Context: an optimization exercise on an open-source flow, tuned for small area and few clock cycles. The choices shown serve that exercise and are no tape-out recipe.
The RTL was checked by simulation tests, not by an equivalence proof against the original design.

**flow/design.v**
```verilog
module ADD_APPROX #(
    parameter bitWidth = 16, parameter approxBits = 6
)(
    input signed [bitWidth-1:0] A,
    input signed [bitWidth-1:0] B,
    input signed Cin,
    output signed [bitWidth-1:0] Sum,
    output signed Cout
);
    wire [bitWidth:0] carry_internal;
    genvar i;
    generate
        for (i = 0; i < approxBits; i = i + 1) begin : approx
            AdderIMPACTThirdApproxOneBit approxInstances (
                .A(A[i]),
                .B(B[i]),
                .Sum(Sum[i]),
                .Cin(carry_internal[i]),
                .Cout(carry_internal[i+1])
            );
        end
    endgenerate
    generate
        for (i = approxBits; i < bitWidth; i = i + 1) begin : accurate
            AdderAccurateOneBit accurateInstances (
                .A(A[i]),
                .B(B[i]),
                .Sum(Sum[i]),
                .Cin(carry_internal[i]),
                .Cout(carry_internal[i+1])
            );
        end
    endgenerate
    assign carry_internal[0] = Cin;
    assign Cout = (A[bitWidth-1] == B[bitWidth-1]) ? A[bitWidth-1] : Sum[bitWidth-1];
endmodule
module AdderIMPACTThirdApproxOneBit (
    input A,
    input B,
    input Cin,
    output Sum,
    output Cout
);
    assign Cout = A;
    assign Sum = B;
endmodule
module AdderAccurateOneBit (
    input A,
    input B,
    input Cin,
    output Sum,
    output Cout
);
    wire axorb;
    assign axorb = A ^ B;
    assign Sum = axorb ^ Cin;
    assign Cout = (axorb & Cin) | (A & B);
endmodule
module PSUM_ADD #(
    parameter data_width = 25,
    parameter approx_bits = 6
) (
    input clk,
    input rst_n,
    input signed [data_width-1:0] pe0_data,
    input signed [data_width-1:0] pe1_data,
    input signed [data_width-1:0] pe2_data,
    input signed [data_width-1:0] pe3_data,
    input signed [data_width-1:0] fifo_data,
    output signed [data_width-1:0] out
);
    reg signed [data_width-1:0] psum0;
    reg signed [data_width-1:0] psum1;
    reg signed [data_width-1:0] psum2;
    reg signed [data_width-1:0] out_r;
    wire signed [data_width-1:0] adderl0_output [1:0];
    wire signed [data_width-1:0] adderl1_output;
    wire signed [data_width-1:0] adderl2_output;
    assign out = out_r;
    always @(posedge clk or negedge rst_n) begin
        if (!rst_n) begin
            psum0 <= 0;
            psum1 <= 0;
            psum2 <= 0;
            out_r   <= 0;
        end else begin
            psum0 <= adderl0_output[0];
            psum1 <= adderl0_output[1];
            psum2 <= adderl1_output;
            out_r <= adderl2_output;
        end
    end
    ADD_APPROX #(
    .bitWidth(data_width), 
    .approxBits(approx_bits)
    ) 
    ADD0_LAYER0 (
        .A(pe0_data),
        .B(pe1_data),
        .Cin(1'b0),
        .Sum(adderl0_output[0])
    );
    ADD_APPROX #(
    .bitWidth(data_width), 
    .approxBits(approx_bits)
    ) 
    ADD1_LAYER0 (
        .A(pe2_data),
        .B(pe3_data),
        .Cin(1'b0),
        .Sum(adderl0_output[1])
    );
    ADD_APPROX #(
    .bitWidth(data_width), 
    .approxBits(approx_bits)
    ) 
    ADD0_LAYER1 (
        .A(psum0),
        .B(psum1),
        .Cin(1'b0),
        .Sum(adderl1_output)
    );
    ADD_APPROX #(
    .bitWidth(data_width), 
    .approxBits(approx_bits)
    ) 
    ADD0_LAYER2 (
        .A(psum2),
        .B(fifo_data),
        .Cin(1'b0),
        .Sum(adderl2_output)
    );
endmodule
module SYNCH_FIFO #(
    parameter data_width = 25,
    parameter addr_width = 8,
    parameter depth      = 61
) (
    input clk,
    input rd_en,
    input wr_en,
    input rst_n,
    output empty,
    output full,
    output reg [data_width-1:0] data_out,
    input [data_width-1:0] data_in
);
    reg [addr_width:0] cnt;
    reg [data_width-1:0] fifo_mem [0:depth-1];
    reg [addr_width-1:0] rd_ptr;
    reg [addr_width-1:0] wr_ptr;
    assign empty = (cnt == 0);
    assign full  = (cnt == depth);
    always @(posedge clk or negedge rst_n) begin
        if (!rst_n)
            rd_ptr   <= 0;
        else if (rd_en && !empty) begin
            if (rd_ptr == depth-1)
                rd_ptr <= 0;
            else
                rd_ptr <= rd_ptr + 1;
        end else 
            rd_ptr <= rd_ptr;
    end
    always @(posedge clk or negedge rst_n) begin
        if (!rst_n) 
            data_out <= 0;
        else if (rd_en && !empty)
            data_out <= fifo_mem[rd_ptr];
    end
    always @(posedge clk or negedge rst_n) begin
        if (!rst_n)
            wr_ptr <= 0;
        else if (wr_en  && !full) begin
            if (wr_ptr == depth-1)
                wr_ptr <= 0;
            else
                wr_ptr <= wr_ptr + 1;
        end else 
            wr_ptr <= wr_ptr;
    end
    always @(posedge clk) begin
        if (wr_en  & ~full)
            fifo_mem[wr_ptr] <= data_in;
    end
    always @(posedge clk or negedge rst_n) begin
        if (!rst_n)
            cnt <= 0;
        else begin
            case ({wr_en, rd_en})
                2'b00: cnt <= cnt;
                2'b01: cnt <= !empty ? cnt-1 : cnt;
                2'b10: cnt <= !full  ? cnt+1 : cnt;
                2'b11: cnt <= cnt;
            endcase
        end
    end
endmodule
module PSUM_BUFF #(
    parameter data_width = 25,
    parameter addr_width = 8,
    parameter depth      = 61,
    parameter approx_bits = 6
) (
    input clk,
    input rst_n,
    input p_valid_data,
    input p_write_zero,
    input p_init,
    input odd_cnt,
    input signed [data_width-1:0] pe0_data,
    input signed [data_width-1:0] pe1_data,
    input signed [data_width-1:0] pe2_data,
    input signed [data_width-1:0] pe3_data,
    output [data_width-1:0] fifo_out,
    output valid_fifo_out
);
    reg  [data_width-1:0] fifo_in0;
    reg  [data_width-1:0] fifo_in1;
    wire signed [data_width-1:0] adder_out;
    wire empty0, full0;
    wire empty1, full1;
    reg fifo_rd_en0;
    reg fifo_wr_en0;
    reg fifo_rd_en1;
    reg fifo_wr_en1;
    reg d_odd_cnt;
    always @(posedge clk or negedge rst_n) begin
        if (!rst_n)
            d_odd_cnt <= 0;
        else 
            d_odd_cnt <= odd_cnt;
    end
    reg [3-1:0] p_valid;
    reg [3-1:0] p_write_zero_reg;
    reg [data_width-1:0] fifo_out_i;
    reg [data_width-1:0] fifo_out_a;
    wire [data_width-1:0] fifo_out_i0;
    wire [data_width-1:0] fifo_out_i1;
    always @(*) begin
        if (!rst_n) begin
            fifo_out_i = 0;
            fifo_out_a = 0;
        end else if (~d_odd_cnt) begin
            fifo_out_i = fifo_out_i1;
            fifo_out_a = fifo_out_i0;
        end else begin
            fifo_out_i = fifo_out_i0;
            fifo_out_a = fifo_out_i1;
        end
    end
    assign valid_fifo_out = p_write_zero_reg;
    assign fifo_out = fifo_out_i[data_width-1] ? 0 : fifo_out_i;
    wire write_zero;
    assign write_zero = p_write_zero || p_write_zero_reg;
    always @(*) begin
        if (!rst_n) begin
            fifo_rd_en0 = 0;
            fifo_wr_en0 = 0;
            fifo_rd_en1 = 0;
            fifo_wr_en1 = 0;
            fifo_in0 = 0;
            fifo_in1 = 0;
        end else if (p_init) begin
            fifo_rd_en0 = 0;
            fifo_wr_en0 = 1;
            fifo_rd_en1 = 0;
            fifo_wr_en1 = 1;
            fifo_in0 = 0;
            fifo_in1 = 0;
        end else if (write_zero & d_odd_cnt) begin
            fifo_rd_en0 = p_write_zero;
            fifo_wr_en0 = p_write_zero_reg;
            fifo_rd_en1 = p_valid[0];
            fifo_wr_en1 = p_valid[2];
            fifo_in0 = 0;
            fifo_in1 = adder_out;
        end else if (write_zero & ~d_odd_cnt) begin
            fifo_rd_en1 = p_write_zero;
            fifo_wr_en1 = p_write_zero_reg;
            fifo_rd_en0 = p_valid[0];
            fifo_wr_en0 = p_valid[2];
            fifo_in1 = 0;
            fifo_in0 = adder_out;
        end else if (~d_odd_cnt & ~write_zero) begin
            fifo_rd_en1 = 0;
            fifo_wr_en1 = 0;
            fifo_rd_en0 = p_valid[0];
            fifo_wr_en0 = p_valid[2];
            fifo_in1 = 0;
            fifo_in0 = adder_out;
        end else if (d_odd_cnt & ~write_zero) begin
            fifo_rd_en0 = 0;
            fifo_wr_en0 = 0;
            fifo_rd_en1 = p_valid[0];
            fifo_wr_en1 = p_valid[2];
            fifo_in0 = 0;
            fifo_in1 = adder_out;
        end else begin
            fifo_rd_en0 = 0;
            fifo_wr_en0 = 0;
            fifo_rd_en1 = 0;
            fifo_wr_en1 = 0;
            fifo_in0 = 0;
            fifo_in1 = 0;
        end
    end
    always @(posedge clk or negedge rst_n) begin
        if (!rst_n)
            p_valid <= 3'b0;
        else 
            p_valid <= {p_valid[1:0], p_valid_data};
    end
    always @(posedge clk or negedge rst_n) begin
        if (!rst_n)
            p_write_zero_reg <= 1'b0;
        else 
            p_write_zero_reg <= p_write_zero;
    end
    PSUM_ADD #(
        .data_width(data_width),
        .approx_bits(approx_bits)
    ) adder_tree (
        .clk(clk),
        .rst_n(rst_n),
        .pe0_data(pe0_data),
        .pe1_data(pe1_data),
        .pe2_data(pe2_data),
        .pe3_data(pe3_data),
        .fifo_data(fifo_out_a),
        .out(adder_out)
    );
    SYNCH_FIFO #(
        .data_width(data_width),
        .addr_width(addr_width),
        .depth(depth)
    ) synch_fifo0 (
        .clk(clk),
        .rd_en(fifo_rd_en0),
        .wr_en(fifo_wr_en0),
        .rst_n(rst_n),
        .empty(empty0),
        .full(full0),
        .data_out(fifo_out_i0),
        .data_in(fifo_in0)
    );
    SYNCH_FIFO #(
        .data_width(data_width),
        .addr_width(addr_width),
        .depth(depth)
    ) synch_fifo1 (
        .clk(clk),
        .rd_en(fifo_rd_en1),
        .wr_en(fifo_wr_en1),
        .rst_n(rst_n),
        .empty(empty1),
        .full(full1),
        .data_out(fifo_out_i1),
        .data_in(fifo_in1)
    );
endmodule
module WRITE_BACK #(
    parameter data_width = 25,
    parameter depth = 61
) (
    input  clk,
    input  rst_n,
    input  start_init,
    input  p_filter_end,
    input  [data_width-1:0] row0,
    input  row0_valid,
    input  [data_width-1:0] row1,
    input  row1_valid,
    input  [data_width-1:0] row2,
    input  row2_valid,
    input  [data_width-1:0] row3,
    input  row3_valid,
    input  [data_width-1:0] row4,
    input  row4_valid,
    output p_write_zero0,
    output p_write_zero1,
    output p_write_zero2,
    output p_write_zero3,
    output p_write_zero4,
    output p_init,
    output [data_width-1:0] out_port0,
    output [data_width-1:0] out_port1,
    output port0_valid,
    output port1_valid,
    output start_conv,
    output odd_cnt
);
    localparam IDLE         = 4'd0;
    localparam INIT_BUFF    = 4'd1;
    localparam START_CONV   = 4'd2;
    localparam WAIT_ADD     = 4'd3;
    localparam WAIT_WRITE0    = 4'd4;
    localparam ROW_0_1      = 4'd5;
    localparam CLEAR_0_1    = 4'd6;
    localparam ROW_2_3      = 4'd7;
    localparam CLEAR_2_3    = 4'd8;
    localparam ROW_5        = 4'd9;
    localparam CLEAR_START_CONV = 4'd10;
    localparam CLEAR_CNT    = 4'd11;
    reg [3:0] st_next;
    reg [3:0] st_cur;
    reg [7:0] cnt;
    always @(posedge clk or negedge rst_n) begin
        if (!rst_n)
            st_cur <= IDLE;
        else 
            st_cur <= st_next;
    end
    always @(*) begin
        st_next = st_cur;
        case(st_cur)
            IDLE:
                if (start_init)
                    st_next = INIT_BUFF;
                else
                    st_next = IDLE;
            INIT_BUFF:
                if (cnt == depth-1)
                    st_next = START_CONV;
                else
                    st_next = INIT_BUFF;
            START_CONV:
                if (cnt >= depth+2)
                    st_next = CLEAR_START_CONV;
                else 
                    st_next = START_CONV;
            CLEAR_START_CONV:
                if (p_filter_end)
                    st_next = WAIT_ADD;
                else
                    st_next = CLEAR_START_CONV;
            WAIT_ADD:
                if (cnt == depth-1)
                    st_next = WAIT_WRITE0;
                else
                    st_next = WAIT_ADD;
            WAIT_WRITE0:
                st_next = CLEAR_CNT;
            CLEAR_CNT:
                st_next = ROW_0_1;
            ROW_0_1:
                if (cnt == depth-1)
                    st_next = CLEAR_0_1;
                else
                    st_next = ROW_0_1;
            CLEAR_0_1:
                st_next = ROW_2_3;
            ROW_2_3:
                if (cnt == depth-1)
                    st_next = CLEAR_2_3;
                else
                    st_next = ROW_2_3;
            CLEAR_2_3:
                st_next = ROW_5;
            ROW_5:
                if (cnt == depth-1)
                    st_next = CLEAR_START_CONV;
                else
                    st_next = ROW_5;
            default:
                st_next = IDLE;  
        endcase
    end
    reg p_write_zero0_r;
    reg p_write_zero1_r;
    reg p_write_zero2_r;
    reg p_write_zero3_r;
    reg p_write_zero4_r;
    reg p_init_r;
    reg [data_width-1:0] out_port0_r;
    reg [data_width-1:0] out_port1_r;
    reg port0_valid_r;
    reg port1_valid_r;
    reg start_conv_r;
    always @(posedge clk or negedge rst_n) begin
        if (!rst_n)
            start_conv_r <= 0;
        else if (st_cur == START_CONV || st_cur == CLEAR_CNT)
            start_conv_r <= 1;
        else
            start_conv_r <= 0;
    end
    assign start_conv = start_conv_r;
    reg odd_cnt_r;
    always @(posedge clk or negedge rst_n) begin
        if (!rst_n)
            odd_cnt_r <= 0;
        else if (st_cur == CLEAR_CNT)
            odd_cnt_r <= ~odd_cnt;
        else
            odd_cnt_r <= odd_cnt;
    end
    assign odd_cnt = odd_cnt_r;
    always @(posedge clk or negedge rst_n) begin
        if (!rst_n) begin
            p_write_zero0_r <= 0;
            p_write_zero1_r <= 0;
        end else if (st_cur == ROW_0_1) begin
            p_write_zero0_r <= 1;  
            p_write_zero1_r <= 1;
        end else begin
            p_write_zero0_r <= 0;
            p_write_zero1_r <= 0;
        end
    end
    always @(posedge clk or negedge rst_n) begin
        if (!rst_n) begin
            p_write_zero2_r <= 0;
            p_write_zero3_r <= 0;
        end else if (st_cur == ROW_2_3) begin
            p_write_zero2_r <= 1;  
            p_write_zero3_r <= 1;
        end else begin
            p_write_zero2_r <= 0;
            p_write_zero3_r <= 0;
        end
    end
    always @(posedge clk or negedge rst_n) begin
        if (!rst_n) begin
            p_write_zero4_r <= 0;
        end else if (st_cur == ROW_5) begin
            p_write_zero4_r <= 1;  
        end else begin
            p_write_zero4_r <= 0;
        end
    end
    assign p_write_zero0 = p_write_zero0_r;
    assign p_write_zero1 = p_write_zero1_r;
    assign p_write_zero2 = p_write_zero2_r;
    assign p_write_zero3 = p_write_zero3_r;
    assign p_write_zero4 = p_write_zero4_r;   
    always @(posedge clk or negedge rst_n) begin
        if (!rst_n)
            p_init_r <= 0;
        else if (st_cur == INIT_BUFF)
            p_init_r <= 1;
        else
            p_init_r <= 0;
    end
    assign p_init = p_init_r;
    always @(posedge clk or negedge rst_n) begin
        if (!rst_n)
            cnt <= 0;
        else if (st_cur == IDLE || st_cur == CLEAR_0_1  || st_cur == CLEAR_START_CONV
            || st_cur == CLEAR_2_3 || st_cur == CLEAR_CNT)
            cnt <= 0;
        else 
            cnt <= cnt + 1;
    end
    always @(posedge clk or negedge rst_n) begin
        if (!rst_n) begin
            out_port0_r <= 0;
            out_port1_r <= 0;
            port0_valid_r <= 0;
            port1_valid_r <= 0;
        end else begin
            case({row0_valid, row1_valid, row2_valid, row3_valid, row4_valid})
                5'b11000 : begin
                    out_port0_r <= row0;
                    out_port1_r <= row1;
                    port0_valid_r <= row0_valid;
                    port1_valid_r <= row1_valid;
                end
                5'b00110 : begin
                    out_port0_r <= row2;
                    out_port1_r <= row3;
                    port0_valid_r <= row2_valid;
                    port1_valid_r <= row3_valid;
                end
                5'b00001 : begin
                    out_port0_r <= row4;
                    out_port1_r <= 0;
                    port0_valid_r <= row4_valid;
                    port1_valid_r <= 0;
                end
                default : begin
                    out_port0_r <= 0;
                    out_port1_r <= 0;
                    port0_valid_r <= 0;
                    port1_valid_r <= 0;
                end    
            endcase
        end
    end
    assign out_port0 = out_port0_r;
    assign out_port1 = out_port1_r;
    assign port0_valid = port0_valid_r;
    assign port1_valid = port1_valid_r;
endmodule
module PE #(
    parameter approx_bits = 6
)(
    input clk,
    input rst_n,
    input signed [7:0] ifm_input0,
    input signed [7:0] ifm_input1,
    input signed [7:0] ifm_input2,
    input signed [7:0] ifm_input3,
    input signed [7:0] wgt_input0,
    input signed [7:0] wgt_input1,
    input signed [7:0] wgt_input2,
    input signed [7:0] wgt_input3,
    output reg signed [24:0] p_sum
);
reg signed [15:0] product [3:0];
reg signed [16:0] pp_sum [1:0];
wire signed [16:0] adderl0_output [1:0];
wire signed [17:0] adderl1_output;
integer i;
integer j;
always @(posedge clk or negedge rst_n) begin
    if (!rst_n) begin  
        for(i = 0; i < 4; i = i + 1) 
        begin
            product[i] <= 0;
        end
        for(j = 0; j < 2; j = j + 1) 
        begin
            pp_sum[j] <= 0;
        end
        p_sum <= 0;
    end
    else begin  
        product[0] <= ifm_input0 * wgt_input0;
        product[1] <= ifm_input1 * wgt_input1;
        product[2] <= ifm_input2 * wgt_input2;
        product[3] <= ifm_input3 * wgt_input3;
        pp_sum[0] <= adderl0_output[0];
        pp_sum[1] <= adderl0_output[1];
        p_sum[17:0] <= adderl1_output;
        p_sum[18] <= adderl1_output[17];
        p_sum[19] <= adderl1_output[17];
        p_sum[20] <= adderl1_output[17];
        p_sum[21] <= adderl1_output[17];
        p_sum[22] <= adderl1_output[17];
        p_sum[23] <= adderl1_output[17];
        p_sum[24] <= adderl1_output[17];
    end
end
ADD_APPROX #(
    .bitWidth(16), 
    .approxBits(approx_bits)
    ) 
ADD0_LAYER0 (
    .A(product[0]),
    .B(product[1]),
    .Cin(1'b0),
    .Sum(adderl0_output[0][15:0]),
    .Cout(adderl0_output[0][16])
);
ADD_APPROX #(
    .bitWidth(16), 
    .approxBits(approx_bits)
    ) 
ADD1_LAYER0 (
    .A(product[2]),
    .B(product[3]),
    .Cin(1'b0),
    .Sum(adderl0_output[1][15:0]),
    .Cout(adderl0_output[1][16])
);
ADD_APPROX #(
    .bitWidth(17), 
    .approxBits(approx_bits)
    ) 
ADD0_LAYER1 (
    .A(pp_sum[0]),
    .B(pp_sum[1]),
    .Cin(1'b0),
    .Sum(adderl1_output[16:0]),
    .Cout(adderl1_output[17])
);
endmodule
module IFM_BUF (
    input clk,
    input rst_n,
    input ifm_read,
    input signed [7:0] ifm_input,
    output signed [7:0] ifm_buf0,
    output signed [7:0] ifm_buf1,
    output signed [7:0] ifm_buf2,
    output signed [7:0] ifm_buf3
);
reg signed [7:0] ifm_buf [3:0];
integer i;
always @(posedge clk or negedge rst_n) begin
    if (!rst_n) begin  
        for(i = 0; i < 4; i = i + 1) begin
            ifm_buf[i] <= 0;
        end
    end
    else begin
        if(ifm_read) begin  
            ifm_buf[3] <= ifm_buf[2];
            ifm_buf[2] <= ifm_buf[1];
            ifm_buf[1] <= ifm_buf[0];
            ifm_buf[0] <= ifm_input;
        end
        else begin  
            ifm_buf[3] <= ifm_buf[3];
            ifm_buf[2] <= ifm_buf[2];
            ifm_buf[1] <= ifm_buf[1];
            ifm_buf[0] <= ifm_buf[0];
        end
    end
end
assign ifm_buf0 = ifm_buf[0];
assign ifm_buf1 = ifm_buf[1];
assign ifm_buf2 = ifm_buf[2];
assign ifm_buf3 = ifm_buf[3];
endmodule
module WGT_BUF (
    input clk,
    input rst_n,
    input wgt_read,
    input signed [7:0] wgt_input,
    output signed [7:0] wgt_buf0,
    output signed [7:0] wgt_buf1,
    output signed [7:0] wgt_buf2,
    output signed [7:0] wgt_buf3
);
reg signed [7:0] wgt_buf [3:0];
integer i;
always @(posedge clk or negedge rst_n) begin
    if (!rst_n) begin  
        for(i = 0; i < 4; i = i + 1) begin
            wgt_buf[i] <= 0;
        end
    end
    else begin
        if(wgt_read) begin  
            wgt_buf[3] <= wgt_buf[2];
            wgt_buf[2] <= wgt_buf[1];
            wgt_buf[1] <= wgt_buf[0];
            wgt_buf[0] <= wgt_input;
        end
        else begin  
            wgt_buf[3] <= wgt_buf[3];
            wgt_buf[2] <= wgt_buf[2];
            wgt_buf[1] <= wgt_buf[1];
            wgt_buf[0] <= wgt_buf[0];
        end
    end
end
assign wgt_buf0 = wgt_buf[0];
assign wgt_buf1 = wgt_buf[1];
assign wgt_buf2 = wgt_buf[2];
assign wgt_buf3 = wgt_buf[3];
endmodule
module PE_FSM (
    input clk,
    input rst_n,
    input start_conv,
    input start_again,
    input [1:0] cfg_ci,
    input [1:0] cfg_co,
    output reg ifm_read,
    output reg wgt_read,
    output reg p_valid_output,
    output reg last_chanel_output,
    output reg end_conv
);
reg [5:0] ci;
reg [5:0] co;
reg [5:0] cnt1;
reg [8:0] cnt2;
reg [4:0] cnt3;
reg [2:0] current_state;
reg [2:0] next_state;
reg p_valid;
reg last_chanel;
reg [2:0] p_valid_i;
reg [2:0] last_chanel_i;
parameter [2:0]
    IDLE = 3'b000,
    S1 = 3'b001,
    S2 = 3'b010,
    FINISH = 3'b100;
parameter[6:0] tile_length =  16;
always @ (posedge clk or negedge rst_n) begin
    if(!rst_n)
        current_state <= IDLE;
    else
        current_state <= next_state;
end
always @(posedge clk or negedge rst_n) begin
    if (!rst_n) begin
        ci <= 0;
        co <= 0;
    end else if(start_conv) begin 
        ci <= ((cfg_ci + 6'b000001) << 3);
        co <= ((cfg_co + 6'b000001) << 3);
    end
end
always @(*) begin
    next_state = 3'bx;
    case(current_state)
        IDLE: begin
            if(start_again)
                next_state = S1;
            else if(start_again && cnt2 == 0 && cnt3 == 0)
                next_state = FINISH;
            else 
                next_state = IDLE;
        end
        S1: begin
            next_state = (cnt1 == 4) ? S2 : S1;
        end
        S2: begin
            if(cnt2 == 0 && cnt1 == 0)
                next_state = IDLE;
            else if(cnt1 == 0)
                next_state = S1;
            else
                next_state = S2;
        end
        default: begin
            next_state = IDLE;
        end
    endcase
end
always @ (posedge clk or negedge rst_n) begin
    if(!rst_n) begin
        cnt1 <= 0;
        cnt2 <= 0;
        cnt3 <= 0;
    end
    else begin
        if(next_state == IDLE)
            cnt1 <= 0;
        else begin  
            if (cnt1 == tile_length + 2)  
                cnt1 <= 0;
            else      
                cnt1 <= cnt1 + 1;
            if(cnt1 == 0) begin  
                if(cnt2 == ci-1)   
                    cnt2 <= 0;
                else
                    cnt2 <= cnt2 + 1;
                if(cnt2 == 0) begin  
                    if(cnt3 == co*15-1)  
                        cnt3 <= 0;
                    else
                        cnt3 <= cnt3 + 1;
                end
                else 
                    cnt3 <= cnt3;
            end
            else
                cnt2 <= cnt2;
        end
    end
end
always @ (posedge clk or negedge rst_n) begin
    if(!rst_n) begin
        {ifm_read, wgt_read, p_valid, last_chanel, end_conv} <= 5'b00000;
    end
    else begin
        {ifm_read, wgt_read, p_valid, last_chanel, end_conv} <= 5'b00000;
        case(next_state)
            IDLE: begin
                {ifm_read, wgt_read, p_valid, last_chanel, end_conv} <= 5'b00000;
            end
            S1: begin
                {ifm_read, wgt_read, end_conv} <= 3'b110;
                p_valid <= (cnt1 < 3) ? 0 : 1;
                last_chanel <= (cnt1 == 3 && cnt2 == 0) ? 1 : 0; 
            end
            S2: begin
                {ifm_read, wgt_read, p_valid, end_conv} <= 4'b1010; 
                last_chanel <= (cnt2 == 0) ? 1 : 0;               
            end
            FINISH: begin
                {ifm_read, wgt_read, p_valid, last_chanel, end_conv} <= 5'b00001;
            end           
            default: begin
                {ifm_read, wgt_read, p_valid, last_chanel, end_conv} <= 5'b00000;
            end
        endcase
    end
end
always @(posedge clk or negedge rst_n) begin
    if (!rst_n) begin
        p_valid_output     <= 0;
        p_valid_i[2]       <= 0;
        p_valid_i[1]       <= 0;
        p_valid_i[0]       <= 0;
        last_chanel_output <= 0; 
        last_chanel_i[2]   <= 0;
        last_chanel_i[1]   <= 0;
        last_chanel_i[0]   <= 0;
    end else begin
        p_valid_output     <= p_valid_i[2];
        p_valid_i[2]       <= p_valid_i[1];
        p_valid_i[1]       <= p_valid_i[0];
        p_valid_i[0]       <= p_valid;
        last_chanel_output <= last_chanel_i[2]; 
        last_chanel_i[2]   <= last_chanel_i[1];
        last_chanel_i[1]   <= last_chanel_i[0];
        last_chanel_i[0]   <= last_chanel;
    end
end
endmodule
module CONV_ACC #(
    parameter out_data_width = 25,
    parameter buf_addr_width = 5,
    parameter buf_depth      = 16,
    parameter approx_bits    = 6
) (
    input  clk,
    input  rst_n,
    input  start_conv,
    input  [1:0] cfg_ci,
    input  [1:0] cfg_co,
    input  [63:0] ifm,
    input  [31:0] weight,
    output [24:0] ofm_port0,
    output [24:0] ofm_port1,
    output ofm_port0_v,
    output ofm_port1_v,
    output ifm_read,
    output wgt_read,
    output end_conv
);
    reg [7:0] rows [0:7];
    always @(*) begin
        rows[0] = ifm[7:0];
        rows[1] = ifm[15:8];
        rows[2] = ifm[23:16];
        rows[3] = ifm[31:24];
        rows[4] = ifm[39:32];
        rows[5] = ifm[47:40];
        rows[6] = ifm[55:48];
        rows[7] = ifm[63:56];
    end
    reg [7:0] wgts [0:3];
    always @(*) begin
        wgts[0] = weight[7:0];
        wgts[1] = weight[15:8];
        wgts[2] = weight[23:16];
        wgts[3] = weight[31:24];
    end
    wire ifm_read_en;
    wire wgt_read_en;
    assign ifm_read = ifm_read_en;
    assign wgt_read = wgt_read_en;
    wire [out_data_width-1:0] pe00_data, pe10_data, pe20_data, pe30_data;
    wire [out_data_width-1:0] pe01_data, pe11_data, pe21_data, pe31_data;
    wire [out_data_width-1:0] pe02_data, pe12_data, pe22_data, pe32_data;
    wire [out_data_width-1:0] pe03_data, pe13_data, pe23_data, pe33_data;
    wire [out_data_width-1:0] pe04_data, pe14_data, pe24_data, pe34_data;
    wire p_filter_end, p_valid_data, start_again;
    PE_FSM pe_fsm ( .clk(clk), .rst_n(rst_n), .start_conv(start_conv), .start_again(start_again), .cfg_ci(cfg_ci), .cfg_co(cfg_co), 
            .ifm_read(ifm_read_en), .wgt_read(wgt_read_en), .p_valid_output(p_valid_data), 
            .last_chanel_output(p_filter_end), .end_conv(end_conv) );  
    wire [7:0] ifm_buf00, ifm_buf01, ifm_buf02, ifm_buf03;
    wire [7:0] ifm_buf10, ifm_buf11, ifm_buf12, ifm_buf13;
    wire [7:0] ifm_buf20, ifm_buf21, ifm_buf22, ifm_buf23;
    wire [7:0] ifm_buf30, ifm_buf31, ifm_buf32, ifm_buf33;
    wire [7:0] ifm_buf40, ifm_buf41, ifm_buf42, ifm_buf43;
    wire [7:0] ifm_buf50, ifm_buf51, ifm_buf52, ifm_buf53;
    wire [7:0] ifm_buf60, ifm_buf61, ifm_buf62, ifm_buf63;
    wire [7:0] ifm_buf70, ifm_buf71, ifm_buf72, ifm_buf73;
	wire [7:0] wgt_buf00, wgt_buf01, wgt_buf02, wgt_buf03;
	wire [7:0] wgt_buf10, wgt_buf11, wgt_buf12, wgt_buf13;
	wire [7:0] wgt_buf20, wgt_buf21, wgt_buf22, wgt_buf23;
	wire [7:0] wgt_buf30, wgt_buf31, wgt_buf32, wgt_buf33;
	IFM_BUF ifm_buf0( .clk(clk), .rst_n(rst_n), .ifm_input(rows[0]), .ifm_read(ifm_read_en), 
	.ifm_buf0(ifm_buf00), .ifm_buf1(ifm_buf01), .ifm_buf2(ifm_buf02), .ifm_buf3(ifm_buf03));
	IFM_BUF ifm_buf1( .clk(clk), .rst_n(rst_n), .ifm_input(rows[1]), .ifm_read(ifm_read_en), 
	.ifm_buf0(ifm_buf10), .ifm_buf1(ifm_buf11), .ifm_buf2(ifm_buf12), .ifm_buf3(ifm_buf13));
	IFM_BUF ifm_buf2( .clk(clk), .rst_n(rst_n), .ifm_input(rows[2]), .ifm_read(ifm_read_en), 
	.ifm_buf0(ifm_buf20), .ifm_buf1(ifm_buf21), .ifm_buf2(ifm_buf22), .ifm_buf3(ifm_buf23));
	IFM_BUF ifm_buf3( .clk(clk), .rst_n(rst_n), .ifm_input(rows[3]), .ifm_read(ifm_read_en), 
	.ifm_buf0(ifm_buf30), .ifm_buf1(ifm_buf31), .ifm_buf2(ifm_buf32), .ifm_buf3(ifm_buf33));
	IFM_BUF ifm_buf4( .clk(clk), .rst_n(rst_n), .ifm_input(rows[4]), .ifm_read(ifm_read_en), 
	.ifm_buf0(ifm_buf40), .ifm_buf1(ifm_buf41), .ifm_buf2(ifm_buf42), .ifm_buf3(ifm_buf43));
	IFM_BUF ifm_buf5( .clk(clk), .rst_n(rst_n), .ifm_input(rows[5]), .ifm_read(ifm_read_en), 
	.ifm_buf0(ifm_buf50), .ifm_buf1(ifm_buf51), .ifm_buf2(ifm_buf52), .ifm_buf3(ifm_buf53));
	IFM_BUF ifm_buf6( .clk(clk), .rst_n(rst_n), .ifm_input(rows[6]), .ifm_read(ifm_read_en), 
	.ifm_buf0(ifm_buf60), .ifm_buf1(ifm_buf61), .ifm_buf2(ifm_buf62), .ifm_buf3(ifm_buf63));
	IFM_BUF ifm_buf7( .clk(clk), .rst_n(rst_n), .ifm_input(rows[7]), .ifm_read(ifm_read_en), 
	.ifm_buf0(ifm_buf70), .ifm_buf1(ifm_buf71), .ifm_buf2(ifm_buf72), .ifm_buf3(ifm_buf73));
	WGT_BUF wgt_buf0( .clk(clk), .rst_n(rst_n), .wgt_input(wgts[0]), .wgt_read(wgt_read_en), 
	.wgt_buf0(wgt_buf00), .wgt_buf1(wgt_buf01), .wgt_buf2(wgt_buf02), .wgt_buf3(wgt_buf03));
	WGT_BUF wgt_buf1( .clk(clk), .rst_n(rst_n), .wgt_input(wgts[1]), .wgt_read(wgt_read_en), 
	.wgt_buf0(wgt_buf10), .wgt_buf1(wgt_buf11), .wgt_buf2(wgt_buf12), .wgt_buf3(wgt_buf13));
	WGT_BUF wgt_buf2( .clk(clk), .rst_n(rst_n), .wgt_input(wgts[2]), .wgt_read(wgt_read_en), 
	.wgt_buf0(wgt_buf20), .wgt_buf1(wgt_buf21), .wgt_buf2(wgt_buf22), .wgt_buf3(wgt_buf23));
	WGT_BUF wgt_buf3( .clk(clk), .rst_n(rst_n), .wgt_input(wgts[3]), .wgt_read(wgt_read_en), 
	.wgt_buf0(wgt_buf30), .wgt_buf1(wgt_buf31), .wgt_buf2(wgt_buf32), .wgt_buf3(wgt_buf33));
	PE #(.approx_bits(approx_bits)) pe00( .clk(clk), .rst_n(rst_n), .ifm_input0(ifm_buf00), .ifm_input1(ifm_buf01), .ifm_input2(ifm_buf02), .ifm_input3(ifm_buf03), 
	.wgt_input0(wgt_buf00), .wgt_input1(wgt_buf01), .wgt_input2(wgt_buf02), .wgt_input3(wgt_buf03), .p_sum(pe00_data) );
	PE #(.approx_bits(approx_bits)) pe01( .clk(clk), .rst_n(rst_n), .ifm_input0(ifm_buf10), .ifm_input1(ifm_buf11), .ifm_input2(ifm_buf12), .ifm_input3(ifm_buf13), 
	.wgt_input0(wgt_buf00), .wgt_input1(wgt_buf01), .wgt_input2(wgt_buf02), .wgt_input3(wgt_buf03), .p_sum(pe01_data) );
	PE #(.approx_bits(approx_bits)) pe02( .clk(clk), .rst_n(rst_n), .ifm_input0(ifm_buf20), .ifm_input1(ifm_buf21), .ifm_input2(ifm_buf22), .ifm_input3(ifm_buf23), 
	.wgt_input0(wgt_buf00), .wgt_input1(wgt_buf01), .wgt_input2(wgt_buf02), .wgt_input3(wgt_buf03), .p_sum(pe02_data) );
	PE #(.approx_bits(approx_bits)) pe03( .clk(clk), .rst_n(rst_n), .ifm_input0(ifm_buf30), .ifm_input1(ifm_buf31), .ifm_input2(ifm_buf32), .ifm_input3(ifm_buf33), 
	.wgt_input0(wgt_buf00), .wgt_input1(wgt_buf01), .wgt_input2(wgt_buf02), .wgt_input3(wgt_buf03), .p_sum(pe03_data) );
	PE #(.approx_bits(approx_bits)) pe04( .clk(clk), .rst_n(rst_n), .ifm_input0(ifm_buf40), .ifm_input1(ifm_buf41), .ifm_input2(ifm_buf42), .ifm_input3(ifm_buf43), 
	.wgt_input0(wgt_buf00), .wgt_input1(wgt_buf01), .wgt_input2(wgt_buf02), .wgt_input3(wgt_buf03), .p_sum(pe04_data) );
	PE #(.approx_bits(approx_bits)) pe10( .clk(clk), .rst_n(rst_n), .ifm_input0(ifm_buf10), .ifm_input1(ifm_buf11), .ifm_input2(ifm_buf12), .ifm_input3(ifm_buf13), 
	.wgt_input0(wgt_buf10), .wgt_input1(wgt_buf11), .wgt_input2(wgt_buf12), .wgt_input3(wgt_buf13), .p_sum(pe10_data) );
	PE #(.approx_bits(approx_bits)) pe11( .clk(clk), .rst_n(rst_n), .ifm_input0(ifm_buf20), .ifm_input1(ifm_buf21), .ifm_input2(ifm_buf22), .ifm_input3(ifm_buf23), 
	.wgt_input0(wgt_buf10), .wgt_input1(wgt_buf11), .wgt_input2(wgt_buf12), .wgt_input3(wgt_buf13), .p_sum(pe11_data) );
	PE #(.approx_bits(approx_bits)) pe12( .clk(clk), .rst_n(rst_n), .ifm_input0(ifm_buf30), .ifm_input1(ifm_buf31), .ifm_input2(ifm_buf32), .ifm_input3(ifm_buf33), 
	.wgt_input0(wgt_buf10), .wgt_input1(wgt_buf11), .wgt_input2(wgt_buf12), .wgt_input3(wgt_buf13), .p_sum(pe12_data) );
	PE #(.approx_bits(approx_bits)) pe13( .clk(clk), .rst_n(rst_n), .ifm_input0(ifm_buf40), .ifm_input1(ifm_buf41), .ifm_input2(ifm_buf42), .ifm_input3(ifm_buf43), 
	.wgt_input0(wgt_buf10), .wgt_input1(wgt_buf11), .wgt_input2(wgt_buf12), .wgt_input3(wgt_buf13), .p_sum(pe13_data) );
	PE #(.approx_bits(approx_bits)) pe14( .clk(clk), .rst_n(rst_n), .ifm_input0(ifm_buf50), .ifm_input1(ifm_buf51), .ifm_input2(ifm_buf52), .ifm_input3(ifm_buf53), 
	.wgt_input0(wgt_buf10), .wgt_input1(wgt_buf11), .wgt_input2(wgt_buf12), .wgt_input3(wgt_buf13), .p_sum(pe14_data) );
	PE #(.approx_bits(approx_bits)) pe20( .clk(clk), .rst_n(rst_n), .ifm_input0(ifm_buf20), .ifm_input1(ifm_buf21), .ifm_input2(ifm_buf22), .ifm_input3(ifm_buf23), 
	.wgt_input0(wgt_buf20), .wgt_input1(wgt_buf21), .wgt_input2(wgt_buf22), .wgt_input3(wgt_buf23), .p_sum(pe20_data) );
	PE #(.approx_bits(approx_bits)) pe21( .clk(clk), .rst_n(rst_n), .ifm_input0(ifm_buf30), .ifm_input1(ifm_buf31), .ifm_input2(ifm_buf32), .ifm_input3(ifm_buf33), 
	.wgt_input0(wgt_buf20), .wgt_input1(wgt_buf21), .wgt_input2(wgt_buf22), .wgt_input3(wgt_buf23), .p_sum(pe21_data) );
	PE #(.approx_bits(approx_bits)) pe22( .clk(clk), .rst_n(rst_n), .ifm_input0(ifm_buf40), .ifm_input1(ifm_buf41), .ifm_input2(ifm_buf42), .ifm_input3(ifm_buf43), 
	.wgt_input0(wgt_buf20), .wgt_input1(wgt_buf21), .wgt_input2(wgt_buf22), .wgt_input3(wgt_buf23), .p_sum(pe22_data) );
	PE #(.approx_bits(approx_bits)) pe23( .clk(clk), .rst_n(rst_n), .ifm_input0(ifm_buf50), .ifm_input1(ifm_buf51), .ifm_input2(ifm_buf52), .ifm_input3(ifm_buf53), 
	.wgt_input0(wgt_buf20), .wgt_input1(wgt_buf21), .wgt_input2(wgt_buf22), .wgt_input3(wgt_buf23), .p_sum(pe23_data) );
	PE #(.approx_bits(approx_bits)) pe24( .clk(clk), .rst_n(rst_n), .ifm_input0(ifm_buf60), .ifm_input1(ifm_buf61), .ifm_input2(ifm_buf62), .ifm_input3(ifm_buf63), 
	.wgt_input0(wgt_buf20), .wgt_input1(wgt_buf21), .wgt_input2(wgt_buf22), .wgt_input3(wgt_buf23), .p_sum(pe24_data) );
	PE #(.approx_bits(approx_bits)) pe30( .clk(clk), .rst_n(rst_n), .ifm_input0(ifm_buf30), .ifm_input1(ifm_buf31), .ifm_input2(ifm_buf32), .ifm_input3(ifm_buf33), 
	.wgt_input0(wgt_buf30), .wgt_input1(wgt_buf31), .wgt_input2(wgt_buf32), .wgt_input3(wgt_buf33), .p_sum(pe30_data) );
	PE #(.approx_bits(approx_bits)) pe31( .clk(clk), .rst_n(rst_n), .ifm_input0(ifm_buf40), .ifm_input1(ifm_buf41), .ifm_input2(ifm_buf42), .ifm_input3(ifm_buf43), 
	.wgt_input0(wgt_buf30), .wgt_input1(wgt_buf31), .wgt_input2(wgt_buf32), .wgt_input3(wgt_buf33), .p_sum(pe31_data) );
	PE #(.approx_bits(approx_bits)) pe32( .clk(clk), .rst_n(rst_n), .ifm_input0(ifm_buf50), .ifm_input1(ifm_buf51), .ifm_input2(ifm_buf52), .ifm_input3(ifm_buf53), 
	.wgt_input0(wgt_buf30), .wgt_input1(wgt_buf31), .wgt_input2(wgt_buf32), .wgt_input3(wgt_buf33), .p_sum(pe32_data) );
	PE #(.approx_bits(approx_bits)) pe33( .clk(clk), .rst_n(rst_n), .ifm_input0(ifm_buf60), .ifm_input1(ifm_buf61), .ifm_input2(ifm_buf62), .ifm_input3(ifm_buf63), 
	.wgt_input0(wgt_buf30), .wgt_input1(wgt_buf31), .wgt_input2(wgt_buf32), .wgt_input3(wgt_buf33), .p_sum(pe33_data) );
	PE #(.approx_bits(approx_bits)) pe34( .clk(clk), .rst_n(rst_n), .ifm_input0(ifm_buf70), .ifm_input1(ifm_buf71), .ifm_input2(ifm_buf72), .ifm_input3(ifm_buf73), 
	.wgt_input0(wgt_buf30), .wgt_input1(wgt_buf31), .wgt_input2(wgt_buf32), .wgt_input3(wgt_buf33), .p_sum(pe34_data) );	
    wire [out_data_width-1:0] fifo_out[0:4];
    wire valid_fifo_out[0:4];
    wire p_write_zero[0:4];
    wire p_init;
    wire odd_cnt;
    WRITE_BACK #(
        .data_width(out_data_width),
        .depth(buf_depth)
    ) writeback_control (
        .clk(clk),
        .rst_n(rst_n),
        .start_init(start_conv),
        .p_filter_end(p_filter_end),
        .row0(fifo_out[0]),
        .row0_valid(valid_fifo_out[0]),
        .row1(fifo_out[1]),
        .row1_valid(valid_fifo_out[1]),
        .row2(fifo_out[2]),
        .row2_valid(valid_fifo_out[2]),
        .row3(fifo_out[3]),
        .row3_valid(valid_fifo_out[3]),
        .row4(fifo_out[4]),
        .row4_valid(valid_fifo_out[4]),
        .p_write_zero0(p_write_zero[0]),
        .p_write_zero1(p_write_zero[1]),
        .p_write_zero2(p_write_zero[2]),
        .p_write_zero3(p_write_zero[3]),
        .p_write_zero4(p_write_zero[4]),
        .p_init(p_init),
        .out_port0(ofm_port0),
        .out_port1(ofm_port1),
        .port0_valid(ofm_port0_v),
        .port1_valid(ofm_port1_v),
        .start_conv(start_again),
        .odd_cnt(odd_cnt)
    );
    PSUM_BUFF #(
        .data_width(out_data_width),
        .addr_width(buf_addr_width),
        .depth(buf_depth),
        .approx_bits(approx_bits)
    ) psum_buff0 (
        .clk(clk),
        .rst_n(rst_n),
        .p_valid_data(p_valid_data),
        .p_write_zero(p_write_zero[0]),
        .p_init(p_init),
        .odd_cnt(odd_cnt),
        .pe0_data(pe00_data),
        .pe1_data(pe10_data),
        .pe2_data(pe20_data),
        .pe3_data(pe30_data),
        .fifo_out(fifo_out[0]),
        .valid_fifo_out(valid_fifo_out[0])
    );
    PSUM_BUFF #(
        .data_width(out_data_width),
        .addr_width(buf_addr_width),
        .depth(buf_depth),
        .approx_bits(approx_bits)
    ) psum_buff1 (
        .clk(clk),
        .rst_n(rst_n),
        .p_valid_data(p_valid_data),
        .p_write_zero(p_write_zero[1]),
        .p_init(p_init),
        .odd_cnt(odd_cnt),
        .pe0_data(pe01_data),
        .pe1_data(pe11_data),
        .pe2_data(pe21_data),
        .pe3_data(pe31_data),
        .fifo_out(fifo_out[1]),
        .valid_fifo_out(valid_fifo_out[1])
    );
    PSUM_BUFF #(
        .data_width(out_data_width),
        .addr_width(buf_addr_width),
        .depth(buf_depth),
        .approx_bits(approx_bits)
    ) psum_buff2 (
        .clk(clk),
        .rst_n(rst_n),
        .p_valid_data(p_valid_data),
        .p_write_zero(p_write_zero[2]),
        .p_init(p_init),
        .odd_cnt(odd_cnt),
        .pe0_data(pe02_data),
        .pe1_data(pe12_data),
        .pe2_data(pe22_data),
        .pe3_data(pe32_data),
        .fifo_out(fifo_out[2]),
        .valid_fifo_out(valid_fifo_out[2])
    );
    PSUM_BUFF #(
        .data_width(out_data_width),
        .addr_width(buf_addr_width),
        .depth(buf_depth),
        .approx_bits(approx_bits)
    ) psum_buff3 (
        .clk(clk),
        .rst_n(rst_n),
        .p_valid_data(p_valid_data),
        .p_write_zero(p_write_zero[3]),
        .p_init(p_init),
        .odd_cnt(odd_cnt),
        .pe0_data(pe03_data),
        .pe1_data(pe13_data),
        .pe2_data(pe23_data),
        .pe3_data(pe33_data),
        .fifo_out(fifo_out[3]),
        .valid_fifo_out(valid_fifo_out[3])
    );
    PSUM_BUFF #(
        .data_width(out_data_width),
        .addr_width(buf_addr_width),
        .depth(buf_depth),
        .approx_bits(approx_bits)
    ) psum_buff4 (
        .clk(clk),
        .rst_n(rst_n),
        .p_valid_data(p_valid_data),
        .p_write_zero(p_write_zero[4]),
        .p_init(p_init),
        .odd_cnt(odd_cnt),
        .pe0_data(pe04_data),
        .pe1_data(pe14_data),
        .pe2_data(pe24_data),
        .pe3_data(pe34_data),
        .fifo_out(fifo_out[4]),
        .valid_fifo_out(valid_fifo_out[4])
    );
endmodule  
```
**flow/run.sh**
```bash
#!/bin/bash
# synth_recipe.tcl (not shown) runs the flow's synth.tcl, then flattens the netlist and writes it again
# the make line also repeats each setting of config.mk as NAME=value (left out here)
make -C /OpenROAD-flow-scripts/flow DESIGN_CONFIG=/design/flow/config.mk WORK_HOME=/design/flow/orfs CLKGATE_MAP_FILE= SYNTH_SCRIPT=/design/flow/synth_recipe.tcl finish
```
**flow/config.mk**
```make
export PLATFORM = sky130hd
export DESIGN_NAME = CONV_ACC
export DESIGN_NICKNAME = CONV_ACC
export VERILOG_FILES = /design/flow/design.v
export SDC_FILE = /design/flow/constraint.sdc
export NUM_CORES = 8
export LEC_CHECK = 0
export CAP_MARGIN = 20
export CORE_MARGIN = 2
export CORE_UTILIZATION = 40
export SLEW_MARGIN = 20
```
**flow/constraint.sdc**
```tcl
create_clock -name core_clock -period 12.0 [get_ports {clk}]
set_input_delay 2.4000 -clock core_clock [delete_from_list [all_inputs] [get_ports {clk}]]
set_output_delay 2.4000 -clock core_clock [all_outputs]
set_load 0.01 [all_outputs]
```
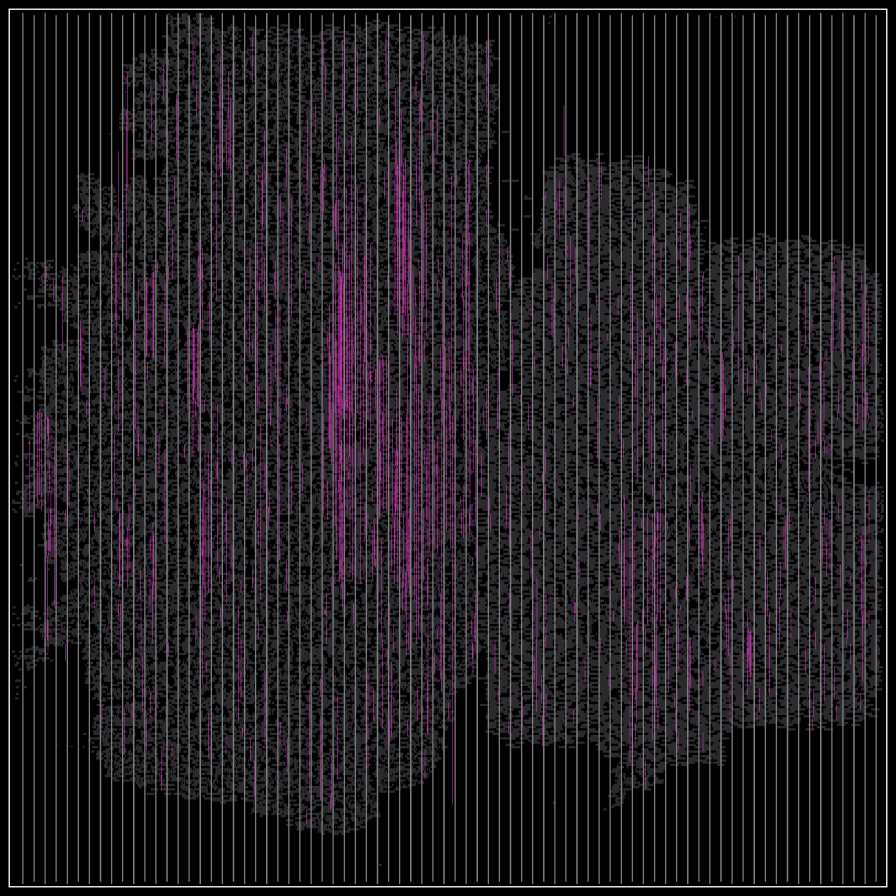
Figure 1: metal 4.
Supply wires on this layer in grey. Cells faint in the background.
share of all routed wire	3.7%
wire length on this layer	43.1 mm
main direction	vertical
longest straight run	475 um

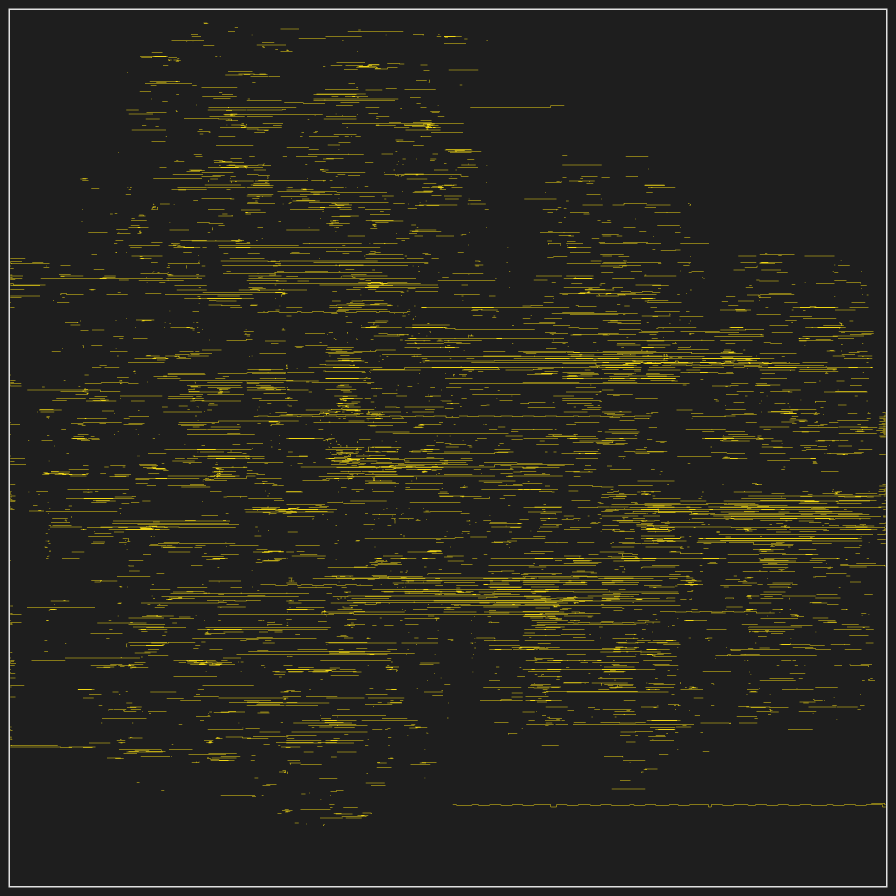
Figure 2: signal wires on met3.
wire length on this layer	79.5 mm
longest straight run	358 um
nets with wire on the layer	2094
main direction	horizontal
final WL: 1178 mm
vias after detailed routing: 264300
met3 usage: 3.448%

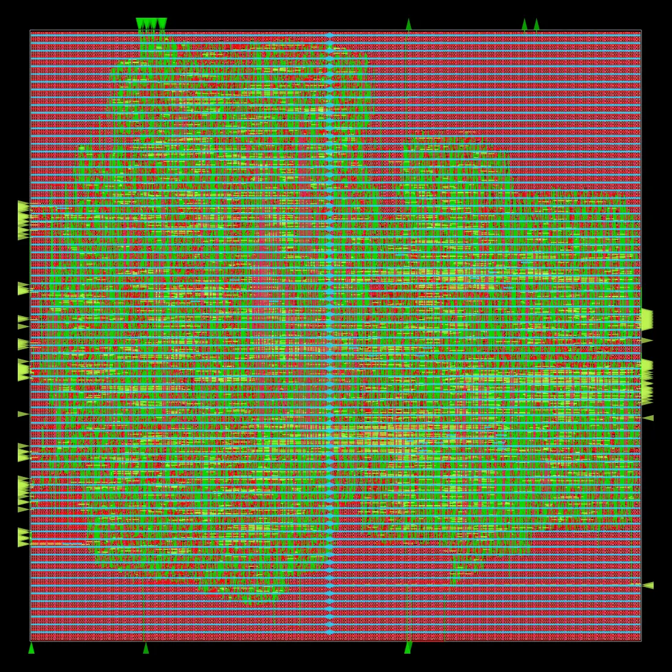
Figure 3: the whole layout, all layers.
# rows: 392
Final Instance Area: 502600 sq um
post-route insts no fill: 51120
total I/O pin count: 158

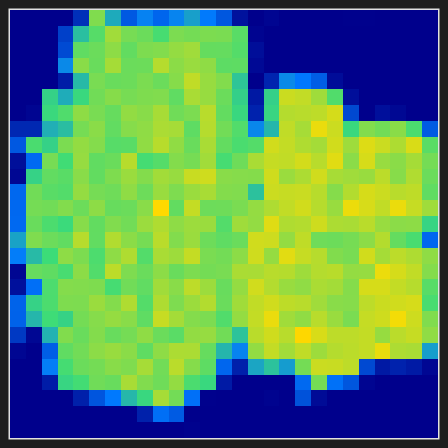
Figure 4: cell area per tile.
The die is cut into 27 by 27 equal tiles; dark blue is low, red is high, 0 to 100% covered.
nearly empty tiles	23%
fullest tile	76%
tiles over 75% full	0.30%
emptiest ninth of the die	north-east
mean over tiles	42%

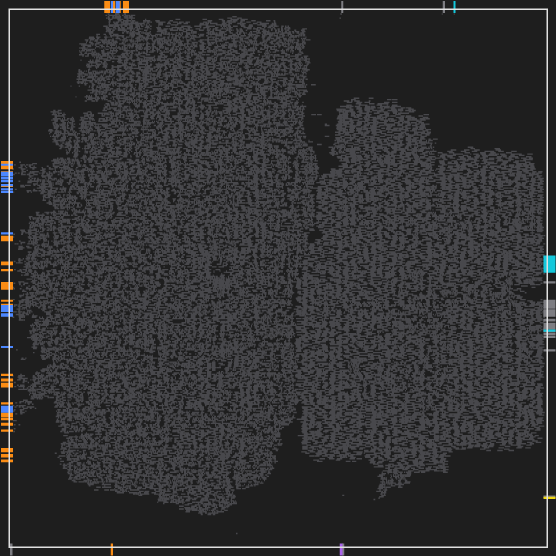
Figure 5: pin placement.
(0.5 px per um) Pins as bars across the die edge, other pins in grey.
colour	port	pins	direction	edge
blue	`weight`	32	input	29 west, 3 north
cyan	`ofm_port1`	25	output	24 east, 1 north
purple	`cfg_ci`	2	input	south
yellow	`clk`	1	input	east
orange	`ifm`	64	input	46 west, 17 north, 1 south
all pins by edge	75 west, 54 east, 23 north, 6 south
Port Buf Inserts: 153
Die Width: 1.073 mm

==> results_dict.tcl <==
set metrics [dict create \
    synth_compound_area_share_pct 2.948 \
    maxSlewViolCount 0 \
    ys.flop_type "edfxtp_1" \
    area_delta_synth_final_pct 9.986 \
    dieArea_sq_um 1151000 \
    hold_end "pe31.p_sum[5]$_DFF_PN0_" \
    min_from "pe31.pp_sum[1][5]$_DFF_PN0_" \
    rsz0062_at_grt "false" \
    seqAreaFraction_pct 38.31 \
    cp.depth 25 \
    synth-seq-cells 6888 \
    nClkBuffers 978 \
    cap_violations 0 \
    synth_warnings 19 \
    drt-initial-drc-count 21510 \
    hold_viol_final 0 \
    cp_num_buf_inv 4 \
    max_stage_delay_ps 450 \
    multi_input_area_share_pct 47.31 \
    crit_slowest_cell "fa_1" \
    ys_async_sr_fraction_pct 41.93 \
    dpl_cell_area_sq_um 476500 \
    mostFrequentLayoutCells "inv_1 (5693), fa_1 (5200), edfxtp_1 (4000), dfrtp_1 (2819), and2_1 (2790)" \
    top_layer_used "met5" \
    synth_fa_ha_area_share_pct 29.02 \
    buf_share_pct 1.165 \
    wl_met3_mm 79.49 \
    flops_and_latches 6888 \
    grtUsageMet1_pct 28.97 \
    firstDrtPassIters 6 \
    cp_data_required_time_ps 13070 \
    cts_resized 0 \
    clock_area_share_pct 5.044 \
    tritoncts "built" \
    maxSlewHeadroom_pct 18.72 \
    antenna_found_initial 127 \
    cp_common_cell "fa_1" \
    gr-max-usage-layer "met2" \
    r2r_start "psum_buff3.d_odd_cnt$_DFF_PN0_" \
    ff_latch_area_sq_um 192500 \
    critPathLaunch "rst_n" \
    path_class "input pin to flop" \
    cts_setup_buffers 0 \
    muxShareOfSynthArea_pct 8.297 \
    synthTopCellsByCount "inv_1 (5693), fa_1 (5200), edfxtp_1 (4000), dfrtp_1 (2888), and2_1 (2790)" \
    yosys.area_share.xor_xnor_pct 2.900 \
    route.detailed.drc 0 \
    drive_gt1_share_pct 10.77 \
    rrSetupSlack_ps 2500 \
    fin_skew_ps 129.2 \
    tightest_slew_ps 1185 \
    nMultiInputCombCells 21000 \
    final_util_pct 44.13 \
    crit_end "psum_buff4.adder_tree.out_r[24]$_DFF_PN0_" \
    synth_top_area_cell "edfxtp_1" \
    layout_commonest_cell "inv_1" \
    drtAntennaViolNets 0 \
    clkLatencyLatePin_ps 1200 \
    synth_top_family_by_area "adder cells" \
    reg2reg_to "psum_buff4.adder_tree.out_r[24]$_DFF_PN0_" \
    grt.met2_usage_pct 32.55 \
    postSynthAreaPerCell_sq_um 13.06 \
    clock-root-buffer "clkbuf_16" \
    dp_cells 49480 \
    setup-violations-final 0 \
    hold_path_depth 0 \
    r2r_cells 23 \
    critPathTopFamily "adder cells" \
    drt-met1-wl_mm 510.9 \
    yosysTopAreaCellShare_pct 26.29 \
    ys_types 80 \
    fill_cells 102300 \
    finalNetCount 42630 \
    n_all_buffers 717 \
    min_period_ps 10160 \
    tap_cells 15170 \
    status "no timing/DRC/antenna violations" \
    synth_edf_count 4000 \
    gp_congestion 0.8765 \
    synth_simple_gate_area_share_pct 8.788 \
    fin_tns_setup_ps 0 \
    htree_levels 6 \
    largest_class "multi-input gates" \
]
Testbench counts, summed over its fixed seeds: cycles 647,904.

-- static timing again, ports no longer ideal --
The flow's constraints put no driver on any port. The routed layout listed below was extracted and timed again, unchanged, in two steps.
Step 1 sets driving cells, clkbuf_16 on the clock port and buf_2 on the other inputs (assumed; they add their load-dependent delay and slew).
Step 2 moves the port delays by t, midway between the first and last clock arrival at a register: inputs arrive t later, outputs are due t later. That takes back most of the time a late clock gives input paths.
Slacks: ideal ports / drivers / drivers and shift; pairs: ideal ports / drivers.
t, ns: 1.302
slack for setup (ns): 1.836 / 1.899 / 0.597
worst hold slack (ns): 0.301 / 0.301 / 0.301
worst slew at a driven data input, ns: 0.23
cell pins on the clock port's net: 1
After both steps setup and hold are still met in this run. For this run, drivers alone change the setup slack by +0.063 ns; drivers and shift together by -1.239 ns.
